Background: an optimization exercise with open tools, aiming at small area, a short achievable clock period and few clock cycles. Do not read the settings as production practice. The RTL was checked by simulation tests, not by an equivalence proof against the original design. Not every run is shown, and edits may drop behaviour that the tests do not exercise.

==> flow/design.v, too long to show whole: its modules and the start of the top module <==
// module fir_filter: 3678 lines
// module fir_aoi21: 3 lines
// module fir_oai21: 3 lines
// module fir_nand2: 3 lines
// module fir_nor2: 3 lines
// module fir_inv: 3 lines
// module fir_xor2: 3 lines
// module fir_xnor2: 3 lines
// module fir_fa: 4 lines
// module fir_ha: 4 lines
module fir_filter #(
    parameter DATA_WIDTH = 16,
    parameter TAPS = 16
)(
    input wire clk,
    input wire reset,
    input wire start_fir,
    input wire [1:0] filter_mode,
    input wire [TAPS*DATA_WIDTH-1:0] input_buffer,
    output reg signed [DATA_WIDTH-1:0] fir_output,
    output reg fir_done
);
  // ...
==> flow/flow/run.sh <==
#!/bin/bash
# The standard layout (standard.sh) with smaller port buffers (buf_1).
set -uo pipefail
bash standard.sh "BUFFER_PORTS_ARGS=-buffer_cell sky130_fd_sc_hd__buf_1" finish > standard_make.log 2>&1
==> flow/standard.sh <==
#!/bin/bash
# synth_recipe.tcl (not shown) runs the flow's synth.tcl, then flattens the netlist and writes it again
# the make line also repeats each setting of config.mk as NAME=value (left out here)
make -C /OpenROAD-flow-scripts/flow DESIGN_CONFIG=/design/flow/config.mk WORK_HOME=/design/flow/orfs CLKGATE_MAP_FILE= SYNTH_SCRIPT=/design/flow/synth_recipe.tcl "${@:-finish}"
==> flow/config.mk <==
export PLATFORM = sky130hd
export DESIGN_NAME = fir_filter
export DESIGN_NICKNAME = fir_filter
export VERILOG_FILES = /design/flow/design.v
export SDC_FILE = /design/flow/constraint.sdc
export NUM_CORES = 4
export LEC_CHECK = 0
export CAP_MARGIN = 20
export CORE_MARGIN = 2
export CORE_UTILIZATION = 40
export GPL_TIMING_DRIVEN = 1
export PLACE_DENSITY = 0.6
export SETUP_SLACK_MARGIN = 4.3
export SLEW_MARGIN = 20
export SYNTH_HIERARCHICAL = 1
export SYNTH_MINIMUM_KEEP_SIZE = 0
==> flow/constraint.sdc <==
create_clock -name core_clock -period 11.0 [get_ports {clk}]
set_input_delay 2.2000 -clock core_clock [delete_from_list [all_inputs] [get_ports {clk}]]
set_output_delay 2.2000 -clock core_clock [all_outputs]
set_load 0.01 [all_outputs]
run_1/congestion.png
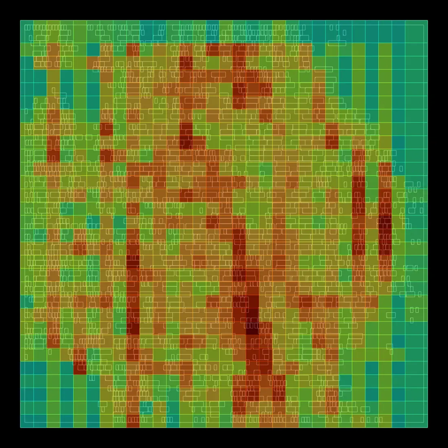
Total Routing Usage GR: 0.237
busiest grt layer: met2
M2 GR Usage: 0.377
wire length per cell: 18.6 um
routing usage on met3: 0.0242

run_1/layer_met1.png
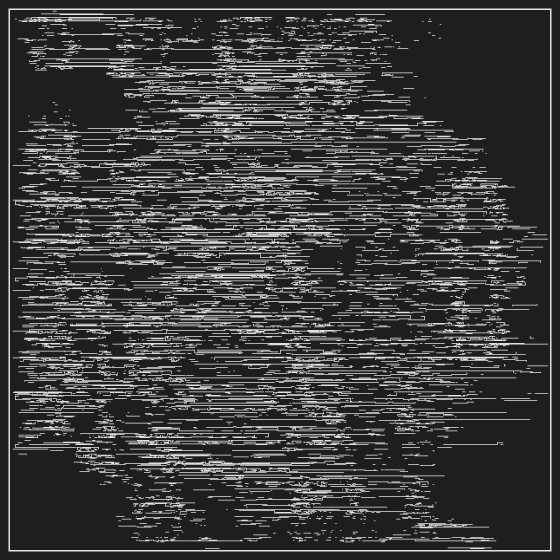
wire length on this layer = 24.4 mm
main direction = horizontal
longest straight run = 48.8 um
share of all routed wire = 47%
final WL: 52,300 um
met1 layer usage reported by global route: 0.345
via count: 14,700

run_1/clk_routes.png
The bar under the picture is 50 um long.
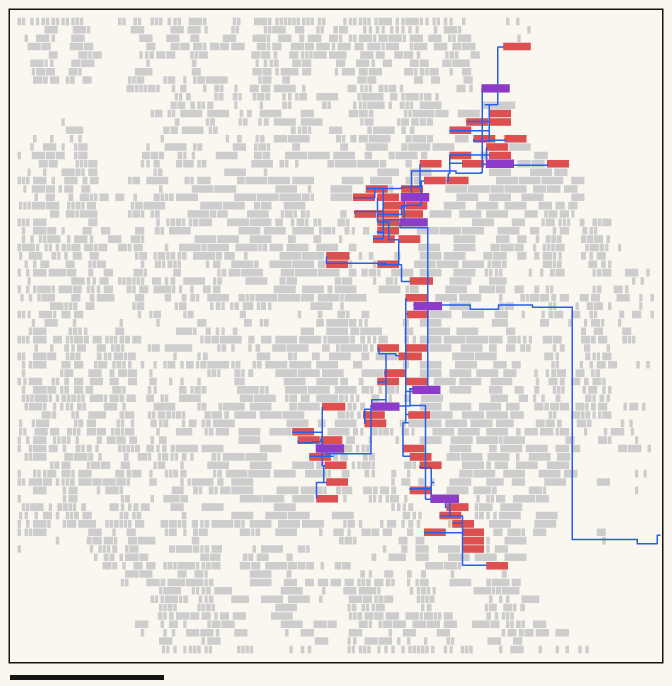
purple -> clock drivers  # count 9
blue -> clock wires  # length 953 um
red -> flip-flops  # count 63
routed clock nets = 10

run_1/worst_path.png
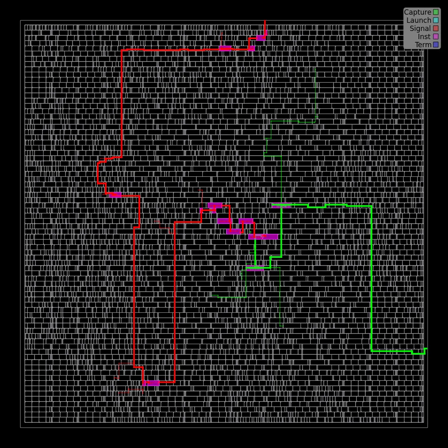
final core occ: 0.456
final cell count without fillers: 2,805

==> summary.md, run 1 <==
| Metric | Value |
|---|---|
| Hold_ws | `~1700 ps` |
| Inserted Diodes | `0` |
| Drt first-iter violations | `887` |
| Clk sinks | `between 60 and 70` |
| Async SR Flop Fraction | `0.0159` |
| Initial Util | `0.403` |
| Critical path class | `in -> reg` |
| Number of global-route vias before repair | `15,200` |
| CP bufs+invs | `1` |
| Post-synthesis compound-gate area fraction | `0.208` |
| Core Area | `0.0429 sq mm` |
| Mapped Area | `0.0173 sq mm` |
| Status | `no timing/DRC/antenna violations` |
| Worst path max stage delay | `approximately 580 ps` |
| Hpwl dp | `around 45,000 um` |
| Main area contributors after synthesis | `fa_1 32%, ha_1 14%, a21oi_2 9.2%, nand2_1 7.3%, dfxtp_1 7.2%` |
| Multiplexer share of the synthesized area | `0.00355` |
| I/O Buffers | `277` |
| Synth warn | `7` |
| # hold bufs at CTS | `0` |
| Worst setup EP type | `register` |
| Final hold violation count | `0` |
| Clock Root Buffer | `clkbuf_16` |
| Number of flops mapped to enable cells by yosys | `0` |
| Worst Path Max Fanout | `9` |
| Distinct cells, synth | `33` |
| FP Rows | `between 70 and 80` |
| Layout area overhead | `13.1%` |
| Slew HR | `0.375` |
| Layout cells sized above 1 | `0.123` |
| First-pass GRT wire length | `82,700 um` |
| Final antenna-violating net count | `0` |
| Most common cell after layout, fill and taps aside | `nand2_1` |
| Top FF cell, synth | `dfxtp_1` |
| Num CTS Buffers | `9` |
Testbench counts for the RTL of run 1, summed over its fixed seeds: cycles 1,032.
[run 1: synthesized netlist by cell type, types with 22 or more instances]
library cell	instances
xnor2_1	49
o21ai_1	168
nand3_1	30
a21oi_2	182
fa_1	272
ha_1	200
inv_1	159
nor2_1	112
o211ai_1	63
o21ai_0	34
xor2_1	95
dfxtp_1	62
buf_2	26
and2_1	22
nand2_1	336
a21oi_1	35
[run 1: metrics by stage]
step	util	instance area (sq um)	std cells	setup slack [ps]
floorplan	-	17300	1973	4430
global placement	0.438	18800	2775	3480
detailed placement	0.438	18800	2775	3440
CTS	0.449	19200	2791	4310
global route	0.456	19500	2805	4270
finish	0.456	19500	2805	4470
[run 1: area by class of cell]
cell class                 count  area [sq um]
sequential                    63          1270
multi-input combinational   1684         15400
fill                        4296         23400
inverter                     159           603
tap                          585           732
clock inverter                 6          85.1
timing repair buffer         298          1220
clock buffer                  10           229
[run 1: layer usage]
| layer | routed length (um) | vias to the layer above | GRT usage |
|---|---|---|---|
| li1 | - | 7040 | - |
| met1 | 24400 | 7130 | 0.345 |
| met2 | 23900 | 482 | 0.377 |
| met3 | 2940 | 42 | 0.0242 |
| met4 | 977 | 0 | 0.0593 |
| met5 | 0 | - | 0 |
==> run 2, diff against run 1 <==
==> flow/flow/run.sh (replaced) <==
#!/bin/bash
# The standard layout (standard.sh) with smaller port buffers (buf_1), and the
# AOI21 cells of the synthesized netlist started at their smallest size
# (flow/downsize.tcl, run before floorplanning).
set -uo pipefail
bash standard.sh "BUFFER_PORTS_ARGS=-buffer_cell sky130_fd_sc_hd__buf_1" "PRE_FLOORPLAN_TCL=$(pwd)/flow/downsize.tcl" finish > standard_make.log 2>&1
==> flow/flow/downsize.tcl (new file) <==
# Run before floorplanning: synthesis maps the AOI21 cells of the prefix adders to
# the double-strength a21oi_2; start them at a21oi_1 and let timing repair upsize
# the ones on critical paths.
set db [ord::get_db]
set block [ord::get_db_block]
set small [$db findMaster sky130_fd_sc_hd__a21oi_1]
set n 0
foreach inst [$block getInsts] {
  if {[[$inst getMaster] getName] eq "sky130_fd_sc_hd__a21oi_2"} {
    $inst swapMaster $small
    incr n
  }
}
puts "downsize.tcl: a21oi_2 -> a21oi_1 on $n instances"
run_2/io_fan.png
The bar under the picture is 50 um long.
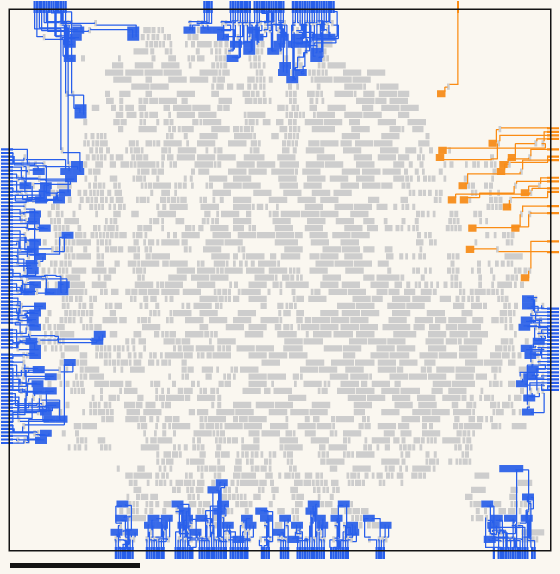
orange -> fir_output  # bits 16, direction output, edge 15 east, 1 north, end cells 16, buffers 16, wire 456 um
blue -> input_buffer  # bits 256, direction input, edge 92 south, 82 west, 58 north, 24 east, end cells 136, buffers 256, wire 4,470 um
I/O pin total: 278
I/O Buffers: 277

==> run 2 against run 1 <==
Critical path depth is the same. Sequential cell count stayed put. Still clean. Synthesized cell count unchanged. Design area decreased by 3.2%. Critical path type unchanged. Clock-buffer cell count is the same. Sequential share of layout area increased by 0.27 points. Utilization is 0.66 points higher.
==> summary.md, run 2 <==
| Metric | Value |
|---|---|
| RePlAce Congestion | `between 0.8 and 0.9` |
| Crit path cell chain | `buf_1 > ha_1 > a21oi_1 > o21ai_1 > a21oi_1 > o21ai_1 > xor2_1 > a22oi_1 > o21a_1 > fa_1 > fa_1 > fa_1 > fa_1 > fa_1` |
| Worst Path Max Fanout | `5 (-4)` |
| Worst-margin pin slew | `898 ps` |
| Clock Root Buffer | `clkbuf_16` |
| Worst path max stage delay | `570 ps (about the same)` |
| Most common cell after layout, fill and taps aside | `nand2_1` |
| Critical path class | `in -> reg` |
| Hpwl dp | `43,900 um (-3.4%)` |
| Final hold violation count | `0 (unchanged)` |
| Crit path DAT | `roughly 6800 ps` |
| Fillers | `4,054 (-5.6%)` |
| Wire length per cell | `18.3 um (-1.8%)` |
| Initial antenna violation count | `0` |
| CP required | `between 10,000 and 15,000 ps` |
| Clk sinks | `63 (unchanged)` |
| First-pass GRT wire length | `80,700 um (-2.5%)` |
| Post-route cell area | `0.0189 sq mm (-3.2%)` |
| Number of global-route vias before repair | `15,100 (-0.61%)` |
| Total Routing Usage GR | `0.234 (-0.00286)` |
| Final routed DRC violation total | `0` |
| Die width | `208 um` |
| Drt first-iter violations | `892 (+0.56%)` |
| Inserted Diodes | `0 (unchanged)` |
| Status | `no timing/DRC/antenna violations` |
| Synth warn | `7 (unchanged)` |
| Final WL | `50,400 um (-3.6%)` |
| Num CTS Buffers | `9 (unchanged)` |
| Slew HR | `0.400 (+0.0252)` |
| Via count | `14,600 (-0.71%)` |
| Placed insts | `2,723 (-1.9%)` |
| Worst setup EP type | `register` |
| Layout cells sized above 1 | `0.0508 (-0.0717)` |
| Final antenna-violating net count | `0 (unchanged)` |
| Core Area | `0.0409 sq mm (-4.6%)` |
| Total gr overflow | `0` |
| # nets final | `2,953` |
| CP bufs+invs | `1 (unchanged)` |
| FP Rows | `74 (-2.6%)` |
| Initial Util | `0.405 (+0.00261)` |
| DR vias/cell | `roughly 5.3` |
| Placed cell area | `0.0180 sq mm (-4.0%)` |
| Setup TNS | `0 ps` |
| Clk buf depth | `2` |
run_2/worst_path.png
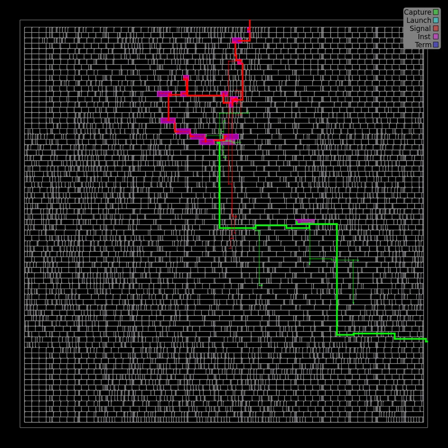
final core occ: 0.462
final worst setup slack: 4390 ps
final period demand of the worst path: 6610 ps
final cell count without fillers: 2,755

## run 2: layout make-up
cell class | count | area [sq um] | share of cell area
sequential | 63 | 1280 | 0.0678
multi-input combinational | 1684 | 14800 | 0.781
timing repair buffer | 303 | 1310 | 0.0693
clock buffer | 10 | 239 | 0.0126
clock inverter | 4 | 47.5 | 0.00251
tap | 532 | 666 | 0.0352
inverter | 159 | 601 | 0.0318
## run 2: metal layers
layer,vias to the layer above,share of wire,track usage
li1,7068,-,-
met1,6997,0.45,0.323
met2,453,0.47,0.390
met5,-,0,0
met3,72,0.055,0.0259
met4,0,0.027,0.0660
## run 2: through the flow
step	hold WS, ps	setup WS [ps]
floorplan	1930	4350
global placement	2010	3300
detailed placement	2020	3160
CTS	1650	4290
global route	1660	4290
finish	1670	4390
## run 2: timing repair
action,4_1_cts,5_1_grt
endpoints found under the setup margin,27,42
resized for setup,27,50
cloned,0,0
pin swaps,2,9
hold buffers,0,0
setup buffers,4,14
endpoints found under the hold margin,0,0
--- run 3: outline of the changes from run 2 ---
flow/design.v: 3707 -> 3595 lines; modules unchanged: 9
  fir_filter: edited, 3678 -> 3566 lines
--- a/flow/config.mk
+++ b/flow/config.mk
@@ -11,5 +11,5 @@
 export GPL_TIMING_DRIVEN = 1
 export PLACE_DENSITY = 0.6
-export SETUP_SLACK_MARGIN = 4.3
+export SETUP_SLACK_MARGIN = 4.5
 export SLEW_MARGIN = 20
 export SYNTH_HIERARCHICAL = 1
run_3/io_fan.png
The bar under the picture is 50 um long.
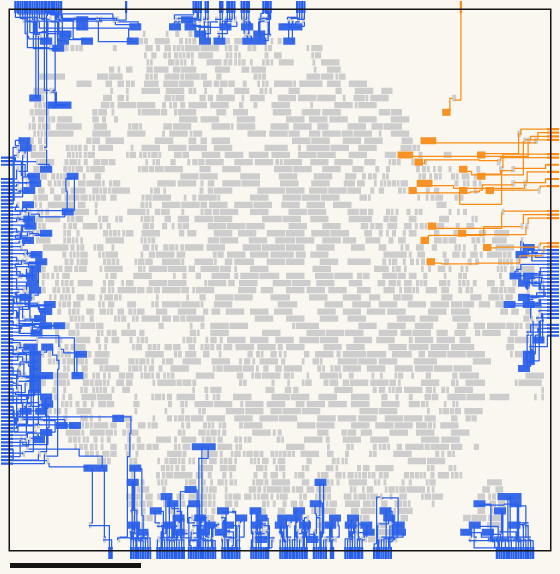
orange -> fir_output  # bits 16, direction output, edge 15 east, 1 north, end cells 16, buffers 16, wire 686 um
blue -> input_buffer  # bits 256, direction input, edge 103 south, 84 west, 45 north, 24 east, end cells 136, buffers 256, wire 4,800 um

==> run 3 against run 2 <==
Setup slack better by 160 ps. Wire length is 2.3% higher. Final cell count is 0.91% lower. Critical path type unchanged. First-iteration DRC count is 6.5% higher. Largest cell class unchanged. Synthesized cell count is 2.8% lower.
==> summary.md, run 3 <==
| Metric | Value |
|---|---|
| Status | `no timing/DRC/antenna violations` |
| Signal inverters | `103 (-35%)` |
| Worst setup EP type | `register` |
| RePlAce Congestion | `0.907 (+1.9%)` |
| Post-route cell area | `0.0198 sq mm (+4.9%)` |
| First-pass GRT wire length | `79,400 um (-1.5%)` |
| Clk sinks | `63 (unchanged)` |
| Clock Root Buffer | `clkbuf_16` |
| I/O Buffers | `277 (unchanged)` |
| Final period demand of the worst path | `6440 ps (-165 ps)` |
| Most common cell after layout, fill and taps aside | `nand2_1` |
| # hold bufs at CTS | `0 (unchanged)` |
| Placed insts | `2,668 (-2.0%)` |
| Layout cells sized above 1 | `0.136 (+0.0847)` |
| I/O pin total | `278 (unchanged)` |
| Crit path DAT | `6650 ps (-160 ps)` |
| Drt first-iter violations | `950 (+6.5%)` |
| Final antenna-violating net count | `0 (unchanged)` |
| Worst Path Max Fanout | `5 (unchanged)` |
| Synth warn | `7 (unchanged)` |
| Sequential cell area share | `0.0648 (-0.00296)` |
| Final WL | `51,600 um (+2.3%)` |
| Buffer share of cell area | `0.0784 (+0.00908)` |
| Total gr overflow | `0 (unchanged)` |
| Sequential cell count | `63 (unchanged)` |
| Inserted Diodes | `0 (unchanged)` |
| Multi-input gates | `1,684 (unchanged)` |
| Critical path class | `in -> reg` |
| Slew HR | `0.367 (-0.0328)` |
| Initial antenna violation count | `1 (+1)` |
| Placed cell area | `0.0178 sq mm (-1.0%)` |
| Final hold violation count | `0 (unchanged)` |
| Total Routing Usage GR | `0.242 (+0.00783)` |
| Clk buf depth | `2 (unchanged)` |
| CP required | `11,210 ps (about the same)` |
| Worst-margin pin slew | `949 ps (+51.3 ps)` |
| Hold_ws | `1660 ps (-3.96 ps)` |
| CLK BUF | `12 (+2)` |
| Die width | `206 um (-0.62%)` |
| DR vias/cell | `5.39 (+1.7%)` |
| Area of the multi-input gates | `0.0156 sq mm (+5.9%)` |
| Fraction of area in multi-input gates | `0.788 (+0.00771)` |
Testbench counts for the RTL of run 3, summed over its fixed seeds: cycles 1,032.
run_3/worst_path.png
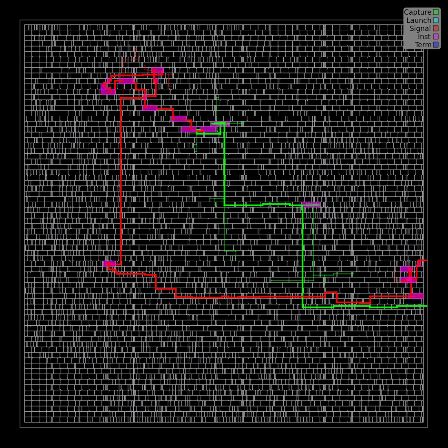
setup TNS: 0 ps
final core occ: 0.488
final cell count without fillers: 2,730

==> run 3: worst max-delay path: stages <==
cell and delay, ps:
buf_1 80, ha_1 330, a21oi_2 180, o21ai_4 90
buf_12 140, a21oi_4 280, inv_2 120, a21oi_1 250
xnor2_2 200, nand2_1 90, o211ai_1 140, fa_1 480
fa_1 600, fa_1 460, fa_1 580, fa_1 420
==> run 3: repair_timing <==
action	CTS	global route
endpoints found under the setup margin	42	46
setup buffers	14	32
resized for setup	83	187
pin swaps	12	65
==> run 3: per-layer routing <==
| layer | share of wire | routed length (um) | global-route usage | vias to the layer above |
|---|---|---|---|---|
| met5 | 0 | 0 | 0 | - |
| met2 | 0.48 | 24500 | 0.412 | 513 |
| met1 | 0.44 | 22700 | 0.329 | 7107 |
| met4 | 0.029 | 1490 | 0.0666 | 0 |
| li1 | - | - | - | 7019 |
| met3 | 0.056 | 2920 | 0.0222 | 69 |
==> run 4, diff against run 3 <==
--- a/flow/config.mk
+++ b/flow/config.mk
@@ -10,7 +10,7 @@
 export CORE_UTILIZATION = 40
 export GPL_TIMING_DRIVEN = 1
 export PLACE_DENSITY = 0.6
-export SETUP_SLACK_MARGIN = 4.5
+export SETUP_SLACK_MARGIN = 4.15
 export SLEW_MARGIN = 20
 export SYNTH_HIERARCHICAL = 1
 export SYNTH_MINIMUM_KEEP_SIZE = 0
run_4/clk_routes.png
The bar under the picture is 50 um long.
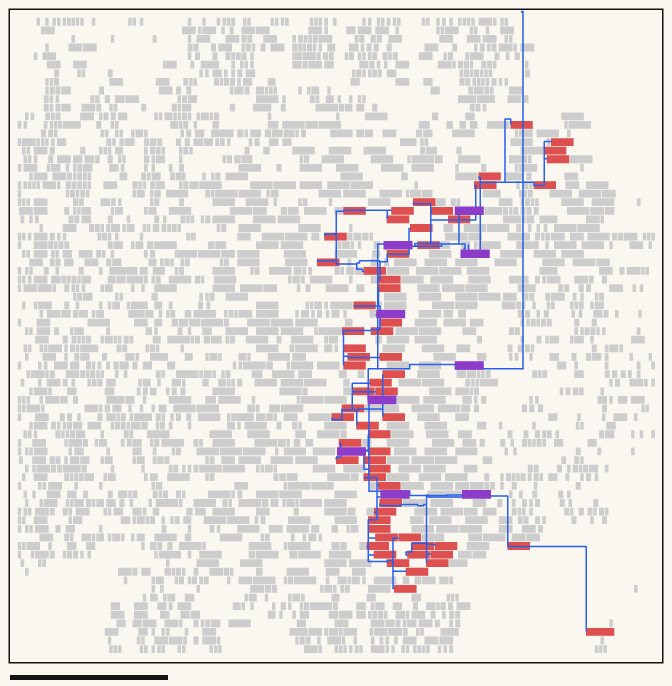
blue -> clock wires  # length 955 um
red -> flip-flops  # count 63
purple -> clock drivers  # count 9
routed clock nets = 10

==> run 4 against run 3 <==
Still clean. Maximum frequency is 3.5% lower. Final cell count is 1.5% lower. Sequential share of layout area is 0.37 points higher. Utilization is 3.4 points lower. Design area is 6.9% lower. Wire length is 0.47% higher. Die area stayed put. Critical path type unchanged. Critical endpoint is now r0_8.
==> summary.md, run 4 <==
| Metric | Value |
|---|---|
| Clock Root Buffer | `clkbuf_16` |
| Crit path DAT | `6880 ps (+230 ps)` |
| Slew HR | `0.397 (+0.0303)` |
| CTS tree | `done` |
| Final hold violation count | `0 (unchanged)` |
| Worst Path Max Fanout | `52 (+47)` |
| RePlAce Congestion | `0.914 (+0.72%)` |
| Area of the multi-input gates | `0.0147 sq mm (-6.1%)` |
| I/O pin total | `278 (unchanged)` |
| Final period demand of the worst path | `6680 ps (+234 ps)` |
| Clk buf depth | `2 (unchanged)` |
| Sequential cell area share | `0.0686 (+0.00371)` |
| Total gr overflow | `0 (unchanged)` |
| Setup TNS | `0 ps (unchanged)` |
| Final antenna-violating net count | `0 (unchanged)` |
| Most common cell after layout, fill and taps aside | `nand2_1` |
| Drt first-iter violations | `937 (-1.4%)` |
| Inserted Diodes | `0 (unchanged)` |
| Worst setup EP type | `register` |
| Die width | `206 um (unchanged)` |
| Synth warn | `7 (unchanged)` |
| I/O Buffers | `277 (unchanged)` |
| Sequential cell count | `63 (unchanged)` |
| First-pass GRT wire length | `81,200 um (+2.2%)` |
| DR vias/cell | `5.34 (-0.91%)` |
| Total Routing Usage GR | `0.247 (+0.00466)` |
| Status | `no timing/DRC/antenna violations` |
| Signal inverters | `103 (unchanged)` |
| Buffer share of cell area | `0.0623 (-0.0162)` |
| Worst-margin pin slew | `902 ps (-47.6 ps)` |
| Multi-input gates | `1,684 (unchanged)` |
run_4/layer_met4.png
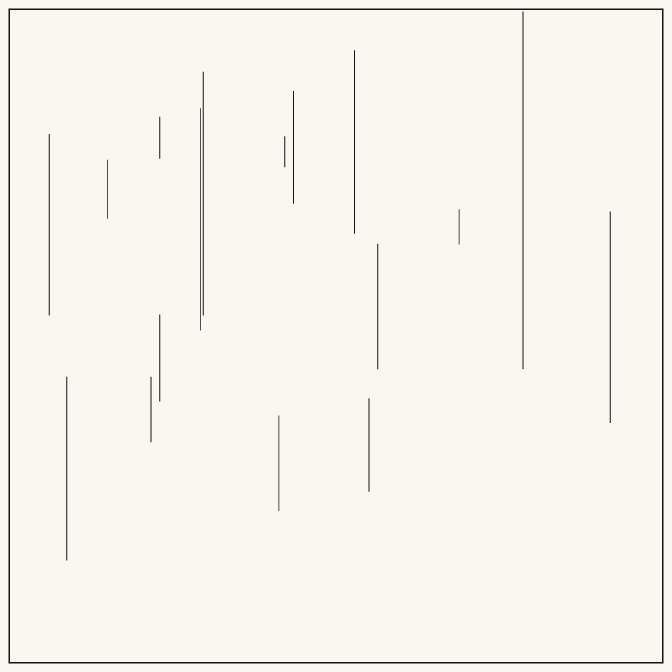
share of all routed wire = 1.4%
longest straight run = 113 um
nets with wire on the layer = 15
main direction = vertical
wire length on this layer = 732 um
final WL: 51,800 um
via count: 14,400

-- run 4: critical path: stages --
cell,delay (ps)
buf_1,140
inv_1,120
ha_2,180
buf_4,310
inv_2,340
buf_4,580
o211ai_1,290
fa_1,620
fa_1,460
fa_1,530
fa_1,600
fa_1,430
-- run 4: stage by stage --
step                area, sq um  instances  hold slack (ps)
floorplan                 16400       1917             1930
global placement          17800       2667             2010
detailed placement        17800       2667             2010
CTS                       18300       2683             1630
global route              18500       2688             1660
finish                    18500       2688             1650
-- run 4: what timing repair did --
action	4_1_cts	5_1_grt
endpoints found under the hold margin	0	0
hold buffers	0	0
setup buffers	0	5
resized for setup	19	32
setup endpoints to repair	27	27
pin swaps	0	3
-- run 4: per-layer routing --
layer | global-route usage | up-vias | routed length, um
met5 | 0 | - | 0
met4 | 0.0472 | 0 | 732
met3 | 0.0322 | 36 | 3060
met2 | 0.387 | 483 | 23000
met1 | 0.365 | 6915 | 25100
li1 | - | 6916 | -
==> run 5, diff against run 4 <==
--- a/flow/config.mk
+++ b/flow/config.mk
@@ -10,7 +10,7 @@
 export CORE_UTILIZATION = 40
 export GPL_TIMING_DRIVEN = 1
 export PLACE_DENSITY = 0.6
-export SETUP_SLACK_MARGIN = 4.15
+export SETUP_SLACK_MARGIN = 4.3
 export SLEW_MARGIN = 20
 export SYNTH_HIERARCHICAL = 1
 export SYNTH_MINIMUM_KEEP_SIZE = 0
run_5/worst_path.png
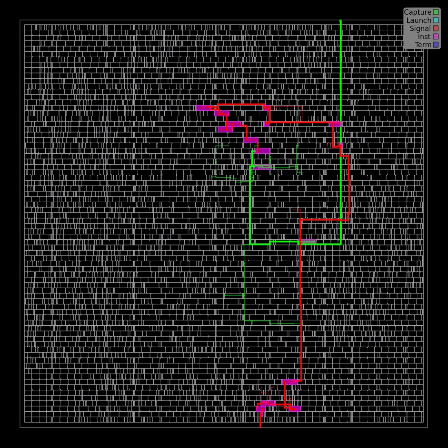
final core occ: 0.460
final period demand of the worst path: 6560 ps
final cell count without fillers: 2,693
final worst setup slack: 4440 ps

==> run 5 against run 4 <==
Still clean. Via count is 0.26% higher. Maximum frequency is 1.8% higher. Design area is 1.2% higher. Die area stayed put. Critical endpoint is now r0_17. Highest routed layer unchanged.
==> summary.md, run 5 <==
| Metric | Value |
|---|---|
| Via count | `14,400 (+0.26%)` |
| Drt first-iter violations | `946 (+0.96%)` |
| Status | `no timing/DRC/antenna violations` |
| Final antenna-violating net count | `0 (unchanged)` |
| Clk buf depth | `2 (unchanged)` |
| Worst path max stage delay | `580 ps (-40 ps)` |
| Worst setup EP type | `register` |
| CP dominant cell by count | `fa_1` |
| Placed cell area | `0.0178 sq mm (unchanged)` |
| Highest routed metal layer | `met4` |
| DR vias/cell | `5.34 (about the same)` |
| First-pass GRT wire length | `81,300 um (+0.14%)` |
| Worst-margin pin slew | `899 ps (-2.43 ps)` |
| Post-route cell area | `0.0187 sq mm (+1.2%)` |
| I/O pin total | `278 (unchanged)` |
| Crit path cell chain | `buf_1 > ha_1 > a21oi_2 > o21ai_2 > a21oi_4 > buf_12 > o21ai_1 > xor2_2 > nor2b_1 > a221oi_1 > fa_1 > fa_1 > fa_1 > fa_1 > fa_1` |
| # hold bufs at CTS | `0 (unchanged)` |
| Most common cell after layout, fill and taps aside | `nand2_1` |
| I/O Buffers | `277 (unchanged)` |
| Area of the multi-input gates | `0.0148 sq mm (+1.1%)` |
| Slew HR | `0.399 (+0.00162)` |
| Synth warn | `7 (unchanged)` |
| Final hold violation count | `0 (unchanged)` |
| Routed wl met2 | `23,100 um (+0.73%)` |
run_5/congestion.png
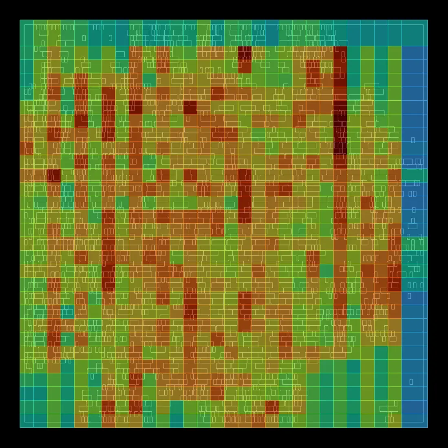
met1 layer usage reported by global route: 0.363
routing usage on met3: 0.0345

-- run 5: timing repair --
| item | 4_1_cts | 5_1_grt |
|---|---|---|
| setup endpoints to repair | 28 | 39 |
| pin swaps | 3 | 7 |
| resized for setup | 36 | 55 |
| cloned | 0 | 0 |
| setup buffers | 3 | 7 |
-- run 5: metal layers --
layer  vias to the layer above  track usage
met1                      6927        0.363
met2                       489        0.388
li1                       6934            -
met5                         -            0
met4                         0       0.0490
met3                        38       0.0345
-- run 5: final cells by class --
cell class / instances / area share
multi-input combinational: 1684 / 0.794
sequential: 63 / 0.0685
timing repair buffer: 295 / 0.0644
tap: 532 / 0.0356
inverter: 103 / 0.0207
clock buffer: 9 / 0.0120
clock inverter: 7 / 0.00515
-- run 5: metrics by stage --
step,cells
final,2693
after global routing,2693
after CTS,2686
after detailed placement,2667
after global placement,2667
after floorplan,1917
==> run 6, diff against run 5 <==
--- a/flow/config.mk
+++ b/flow/config.mk
@@ -7,9 +7,9 @@
 export LEC_CHECK = 0
 export CAP_MARGIN = 20
 export CORE_MARGIN = 2
-export CORE_UTILIZATION = 40
+export CORE_UTILIZATION = 45
 export GPL_TIMING_DRIVEN = 1
-export PLACE_DENSITY = 0.6
+export PLACE_DENSITY = 0.65
 export SETUP_SLACK_MARGIN = 4.3
 export SLEW_MARGIN = 20
 export SYNTH_HIERARCHICAL = 1
run_6/io_fan.png
The bar under the picture is 50 um long.
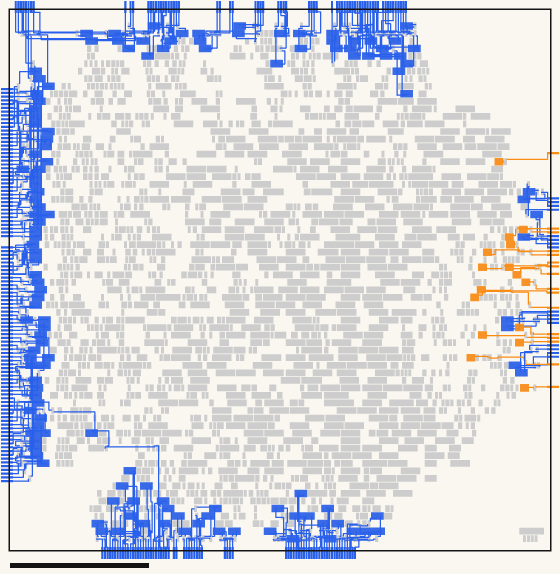
orange -> fir_output  # bits 16, direction output, edge east, end cells 16, buffers 16, wire 270 um
blue -> input_buffer  # bits 256, direction input, edge 103 west, 69 south, 68 north, 16 east, end cells 136, buffers 256, wire 4,580 um

==> run 6 against run 5 <==
Wire length shrank 4.8%. Synthesized cell count stayed put. Final cell count shrank 2.7%. Critical path type unchanged. Die area fell by 11%. Sequential cell count did not move. Still clean. Worst hold slack worse by 2.6 ps.
==> summary.md, run 6 <==
| Metric | Value |
|---|---|
| Most common cell after layout, fill and taps aside | `nand2_1` |
| Num CTS Buffers | `9` |
| Hold_ws | `about 1700 ps` |
| # hold bufs at CTS | `0 (unchanged)` |
| Worst-margin pin slew | `973 ps (+73.2 ps)` |
| Final period demand of the worst path | `6650 ps (+84.2 ps)` |
| Synth warn | `7 (unchanged)` |
| Placed cell area | `0.0177 sq mm (-0.54%)` |
| Clk buf depth | `2 (unchanged)` |
| Via count | `14,400 (-0.076%)` |
| Final antenna-violating net count | `0 (unchanged)` |
| Final worst setup slack | `4350 ps (-84.2 ps)` |
| Final core occ | `0.519 (+0.0591)` |
| First-pass GRT wire length | `78,100 um (-3.9%)` |
| Final cell count without fillers | `2,619 (-2.7%)` |
| I/O pin total | `278 (unchanged)` |
| Slew HR | `0.352 (-0.0473)` |
| Status | `no timing/DRC/antenna violations` |
| Drt first-iter violations | `1,011 (+6.9%)` |
| Max cap viols | `0` |
| Worst setup EP type | `register` |
| Placed insts | `2,595 (-2.7%)` |
| DR vias/cell | `5.49 (+2.7%)` |
| Most frequent cells in the layout | `344 x nand2_1, 277 x buf_1, 272 x fa_1, 215 x a21oi_1, 196 x ha_1` |
| Post-route cell area | `0.0186 sq mm (-0.77%)` |
run_6/clk_routes.png
The bar under the picture is 50 um long.
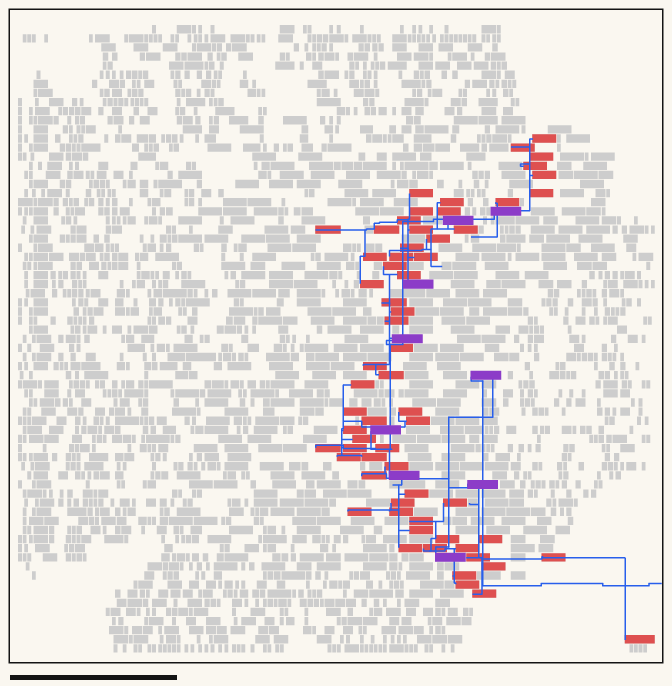
purple -> clock drivers  # count 9
red -> flip-flops  # count 63
blue -> clock wires  # length 913 um
routed clock nets = 10

[run 6: critical path: stages]
cell and delay (ps):
buf_1 70, ha_1 320, a21oi_2 110, o21ai_2 370, a21oi_4 170, inv_1 170
a21oi_1 100, xnor2_1 570, nand2_1 90, o21ai_0 130, fa_1 530, fa_1 590
fa_1 450, fa_1 580, fa_1 420
[run 6: metal layers]
layer,routed length (um),global-route usage
met2,22100,0.408
met3,3350,0.0335
met4,512,0.0399
met5,0,0
met1,23600,0.388
[run 6: repair_timing]
| item | in CTS | in global routing |
|---|---|---|
| pin swaps | 4 | 4 |
| resized for setup | 30 | 56 |
| setup buffers | 1 | 7 |
| endpoints found under the setup margin | 26 | 40 |
[run 6: cell type report]
cell class	count	share of cell area
repair buffers	292	0.0634
flip-flops and latches	63	0.0688
clock buffers	10	0.0129
well taps	461	0.0311
inverters	103	0.0210
multi-input cells	1684	0.798
clock inverters	6	0.00499

what the ideal ports hide:
No port has a modelled driver above. Below, the same layouts with a new extraction and two added sets of constraints. Step 1 assumes that a clkbuf_16 drives the clock port and a buf_2 every other input. Step 2 moves the port delays by t, midway between the first and last clock arrival at a register: inputs arrive t later, outputs are due t later. That takes back most of the time a late clock gives input paths. a / b / c = no drivers / after step 1 / after step 2; a / b = the first two.
run	t, ns	setup WS [ns]	hold slack, ns	slew at the worst register clock pin (ns)
run 1	0.382	4.465 / 4.492 / 4.110	1.667 / 1.637 / 2.019	0.06 / 0.06
run 2	0.379	4.392 / 4.417 / 4.038	1.666 / 1.644 / 2.023	0.06 / 0.06
run 3	0.375	4.557 / 4.579 / 4.204	1.662 / 1.638 / 2.013	0.05 / 0.05
run 4	0.380	4.322 / 4.315 / 3.945	1.654 / 1.626 / 2.006	0.06 / 0.06
run 5	0.378	4.439 / 4.465 / 4.087	1.656 / 1.629 / 2.006	0.06 / 0.06
run 6	0.379	4.355 / 4.377 / 3.998	1.653 / 1.629 / 2.007	0.06 / 0.06
After both steps every run listed still meets setup and hold. The setup slack of run 4, which loses most, moves by -0.007 ns with the drivers and by -0.377 ns with both steps.
